Context: an optimization exercise on an open-source flow, tuned for small area. The choices shown serve that exercise and are no tape-out recipe. Function was checked by simulation only, so behaviour that the tests miss may differ from the original.

--- design/flow/run.sh ---
#!/bin/bash
# synth_recipe.tcl (not shown) runs the flow's synth.tcl, then flattens the netlist and writes it again
# the make line also repeats each setting of config.mk as NAME=value (left out here)
make -C /OpenROAD-flow-scripts/flow DESIGN_CONFIG=/design/flow/config.mk WORK_HOME=/design/flow/orfs CLKGATE_MAP_FILE= SYNTH_SCRIPT=/design/flow/synth_recipe.tcl finish
--- design/flow/config.mk ---
export PLATFORM = sky130hd
export DESIGN_NAME = efpga_macc_pipe_regi
export DESIGN_NICKNAME = efpga_macc_pipe_regi
export VERILOG_FILES = /design/flow/design.v
export SDC_FILE = /design/flow/constraint.sdc
export NUM_CORES = 4
export LEC_CHECK = 0
export CAP_MARGIN = 20
export CORE_MARGIN = 2
export CORE_UTILIZATION = 40
export SLEW_MARGIN = 20
--- design/flow/constraint.sdc ---
create_clock -name core_clock -period 6.5 [get_ports {clk}]
set_input_delay 1.3000 -clock core_clock [delete_from_list [all_inputs] [get_ports {clk}]]
set_output_delay 1.3000 -clock core_clock [all_outputs]
set_load 0.01 [all_outputs]
--- design/flow/design.v ---
(* extract_order=0 *)
module efpga_macc_pipe_regi
  # (
     parameter INPUT_WIDTH = 18,
     parameter OUTPUT_WIDTH = 40
     )
   (
    input 			    clk,
    input 			    resetn,
    input [(INPUT_WIDTH-1):0] 	    a,
    input [(INPUT_WIDTH-1):0] 	    b,
    output reg [(OUTPUT_WIDTH-1):0] y
    );
   reg [(2*INPUT_WIDTH-1):0] 	    product;
   reg [(INPUT_WIDTH-1):0] 	    a_reg;
   reg [(INPUT_WIDTH-1):0] 	    b_reg;
   always @(posedge clk or negedge resetn) begin
      if (~resetn) begin
	 a_reg <= 'h0;
	 b_reg <= 'h0;
      end
      else begin
	 a_reg <= a;
	 b_reg <= b;
      end
   end  
   always @(posedge clk or negedge resetn) begin
      if (~resetn) begin
	 product <= 'h0;
      end
      else begin
	 product <= a_reg * b_reg;
      end
   end
   always @(posedge clk or negedge resetn) begin
      if (~resetn) begin
	 y <= 'h0;
      end
      else begin
	 /*verilator lint_off WIDTH*/
	 y <= y + product;
	 /*verilator lint_on WIDTH*/
      end
   end
endmodule  
==> images/cell_classes.png <==
Scale: 4 px per µm.
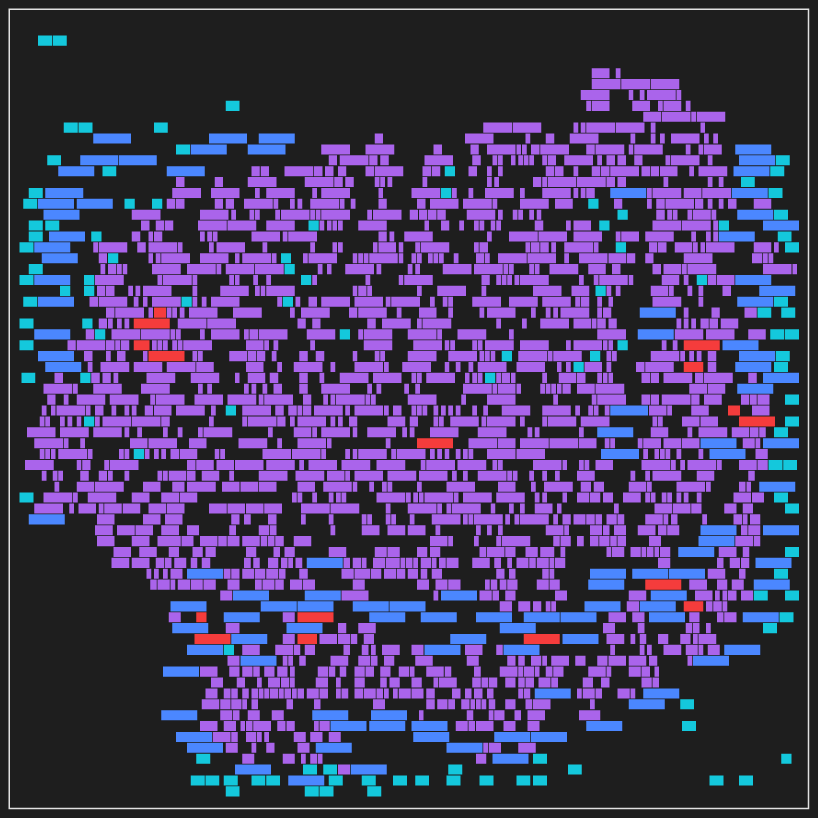
class	colour	cells	share of their area
all other logic	purple	1,434	75%
flip-flops	blue	112	17%
other buffers and delay cells	cyan	112	6.3%
clock drivers and dummy loads	red	16	1.8%
final design instance area without fill: 17,100 µm²
Seq/total area: 16.5%
core utilization of the finished layout: 45.3%

==> images/final_clocks.png <==
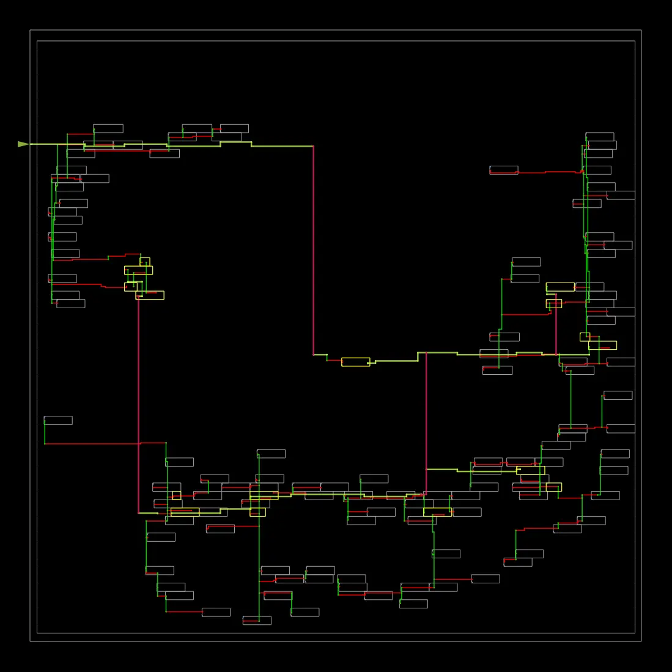
source-to-sink clock delay at the later pin of the worst-skew pair: 380 ps
count of clock tree sinks: 112
number of clock-tree buffers in the layout: 12
TritonCTS Buffers: 9

==> images/wire_density.png <==
Scale: 2 px per µm. 40 x 40 tiles, from black (low) to pale yellow (high), scaled to the fullest tile. Values are wire area over tile area, all layers added.
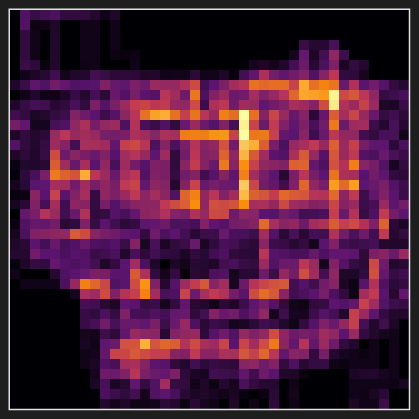
mean over tiles	0.14
nearly empty tiles	20%
tiles over half the peak	11%
final wirelength: 35.6 mm
total via count after detailed routing: 10,866
global-route total usage across every layer: 19.1%
wire per inst: 16.3 µm

==> images/registers.png <==
Scale: 4 px per µm. Other sequential cells in the stronger grey, the rest of the logic in the fainter grey.
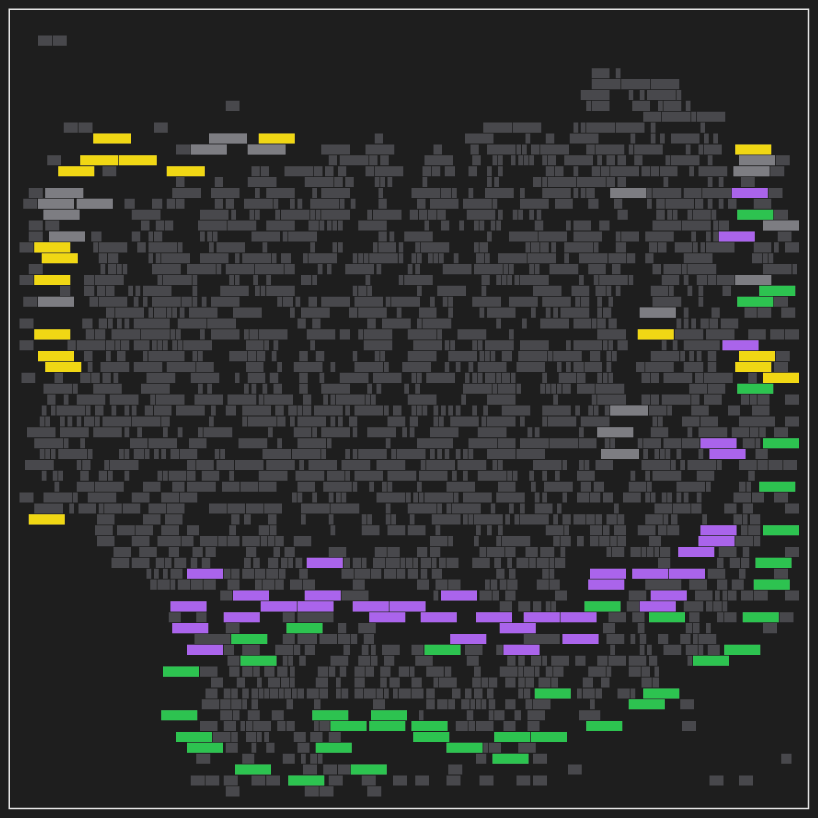
name in the netlist	colour	placed flops
`a_reg`	yellow	18
`y`	green	40
`product`	purple	36
not coloured	18
register cell area after layout: 2810 µm²

## metal layers
layer / vias to the layer above / global-route usage [%] / routed length (µm)
met5: - / 0 / 0
met4: 0 / 4.61 / 647
met3: 29 / 2.73 / 1580
met2: 249 / 34.4 / 18500
met1: 5557 / 24.1 / 14800
li1: 5031 / - / -
## critical path, cell delays in order (launching register included)
cell     delay (ps)
dfrtp_1         660
buf_4           240
nand2_1          80
fa_1            530
inv_1            50
fa_1            590
fa_1            460
fa_1            420
fa_1            510
inv_1            50
fa_1            480
inv_1            40
ha_1            360
a21o_1          190
a211o_1         330
a31oi_1         150
nor2_1           80
and4_1          200
o31a_1          150
a311o_1         350
a21oi_2         150
xnor2_1         120
## final timing paths
check | slack [ps] | to | start | cells after the start
worst max-delay path | 230 | product[32] | a_reg[7] | 21
worst min-delay path | 470 | y[0] | product[0] | 1
worst max register to register | 230 | product[32] | a_reg[7] | 21
worst min register to register | 470 | y[0] | product[0] | 1
max in group asynchronous | 4270 | a_reg[8] | resetn | 2
min in group asynchronous | 1030 | y[10] | resetn | 1
## metrics by stage
stage	setup slack [ps]	cell area [µm²]	std cells	utilization, %
after global routing	2.01	17100	2185	45.3
final	225	17100	2185	45.3
after floorplan	561	15300	1599	-
after CTS	152	17000	2185	45.3
after detailed placement	181	16700	2169	44.5
after global placement	266	16700	2169	44.5
## cells in the mapped netlist (9+ instances only)
library cell	instances	share of area, %
xnor2_1	46	2.6
a21oi_1	62	2.0
nand4_1	12	0.49
nor2_1	30	0.74
clkbuf_1	53	1.3
xor2_1	21	1.2
fa_1	257	34
a21o_1	40	2.0
ha_1	146	12
nand2_1	213	5.2
nand2b_1	9	0.37
o21bai_1	13	0.64
and2_1	145	5.9
o21ai_0	16	0.52
nand3_1	9	0.29
dfrtp_1	112	18
inv_1	329	8.1
## cell type report
| type | count | area share, % |
|---|---|---|
| multi-input combinational | 1105 | 64.7 |
| sequential | 112 | 16.5 |
| inverter | 329 | 7.24 |
| timing repair buffer | 112 | 6.04 |
| tap | 511 | 3.75 |
| clock buffer | 12 | 1.56 |
| clock inverter | 4 | 0.213 |
## kinds of logic (layout without fill, tap and decap cells)
family / after synthesis / count (layout)
compound gates: 186 / 186
xor+xnor: 67 / 67
fa+ha+maj: 403 / 403
buf+inv: 382 / 457
flops: 112 / 112
simple gates: 449 / 449
==> metrics list <==
* Effective utilization at floorplan: 40.6%
* Final hold violations: 0
- After synthesis, the largest family of logic cells by area is adder cells.
- Synthesized netlist net count: 2,040
- The first routing iteration left 508 violations.
* Commonest non-fill, non-tap cell in the layout: inv_1
* Maximum net fanout on the critical path: 9
* Compound-cell area share of the yosys netlist: 8.31%
- Final Max Tran Viols: 0
* Width of the chip: 199 µm
- Critical path type: register to register
* Category of the worst setup path launch point: register
- Summing all multi-input logic gate instances after layout gives 11,000 µm².
- Data on the critical path arrives at its endpoint at 6580 ps.
- After clock tree synthesis, the clock-pin slew on the worst setup and hold paths is 80 ps.
- The floorplan has 71 rows.
- The congestion estimate from routability-driven global placement came to 0.885.
- # nets final: 2,110
- Pin slew with the least headroom to its limit: 877 ps
- Die ar.: 39,800 µm²
- Clock skew on the completed layout was measured at 9.30 ps.
- Counting flops and latches in the post-synthesis netlist gives 112.
- Xor and xnor fraction of the mapped netlist area: 3.84%
- The root buffer cell chosen for the clock tree is clkbuf_16.
* Total number of yosys warnings: 1
- The longest clock path from root to sink contains 2 buffers.
- Counting the fill cells in the layout gives 3,688.
- Detailed placement finished with a half-perimeter wire length of 29.5 mm.
- Count of hold buffers inserted by post-cts repair: 0
- # setup viols final: 0
- Dividing the final minimum period by the clock period gives 96.5%.
- Using the TritonRoute via totals, the vias-per-cell ratio works out to 4.97.
- Wire length of the first global-routing pass: 58.3 mm
- Of the cells placed in the final design, the portion with a size suffix greater than 1 is 5.08%.
- In this run the post-CTS setup repair buffer count came out at 0.
- Time the worst path needs with I/O delays and setup: 6270 ps
- Top_reg_cell synth: dfrtp_1
* Number of optimization iterations in the first detailed-route pass: 5
- Number of synthesized flops with an enable pin: 0
- Count of pins on the block boundary: 78
- H-tree levels: 3
- The share of the Yosys chip area taken by registers is 18.3%.
- The register with the most flip-flops in the layout has 40 of them.
- After detailed routing, the number of remaining DRC violations is 0.
* Max Fclk: 159 MHz
- In the synthesized netlist, the number of instances is 1,599.
- Worst hold-check slack: 474 ps
* Arithmetic-cell share of the synthesized area counting full adders, half adders and majority gates: 45.6%
* Endpoint required time on the critical path: 6800 ps
* Outcome: finished clean
- Share of flip-flops with an asynchronous set or reset: 100%

-- static timing again, ports no longer ideal --
In the flow no input, the clock included, has a driving cell. The finished layout below was timed again as built, in two steps. Step 1, drivers: a clkbuf_16 drives clk and a buf_2 each remaining input, both assumed. Step 2 moves the port delays by t, midway between the first and last clock arrival at a register: inputs arrive t later, outputs are due t later. That takes back most of the time a late clock gives input paths. Slacks: ideal / step 1 / step 2; pairs: ideal / step 1.
t (ns): 0.431
slack for setup (ns): 0.225 / 0.225 / 0.225
hold slack, ns: 0.474 / 0.474 / 0.474
worst setup path after step 2: register to register
After both steps setup and hold are still met in this run. For this run, drivers alone change the setup slack by 0.000 ns; drivers and shift together by 0.000 ns.
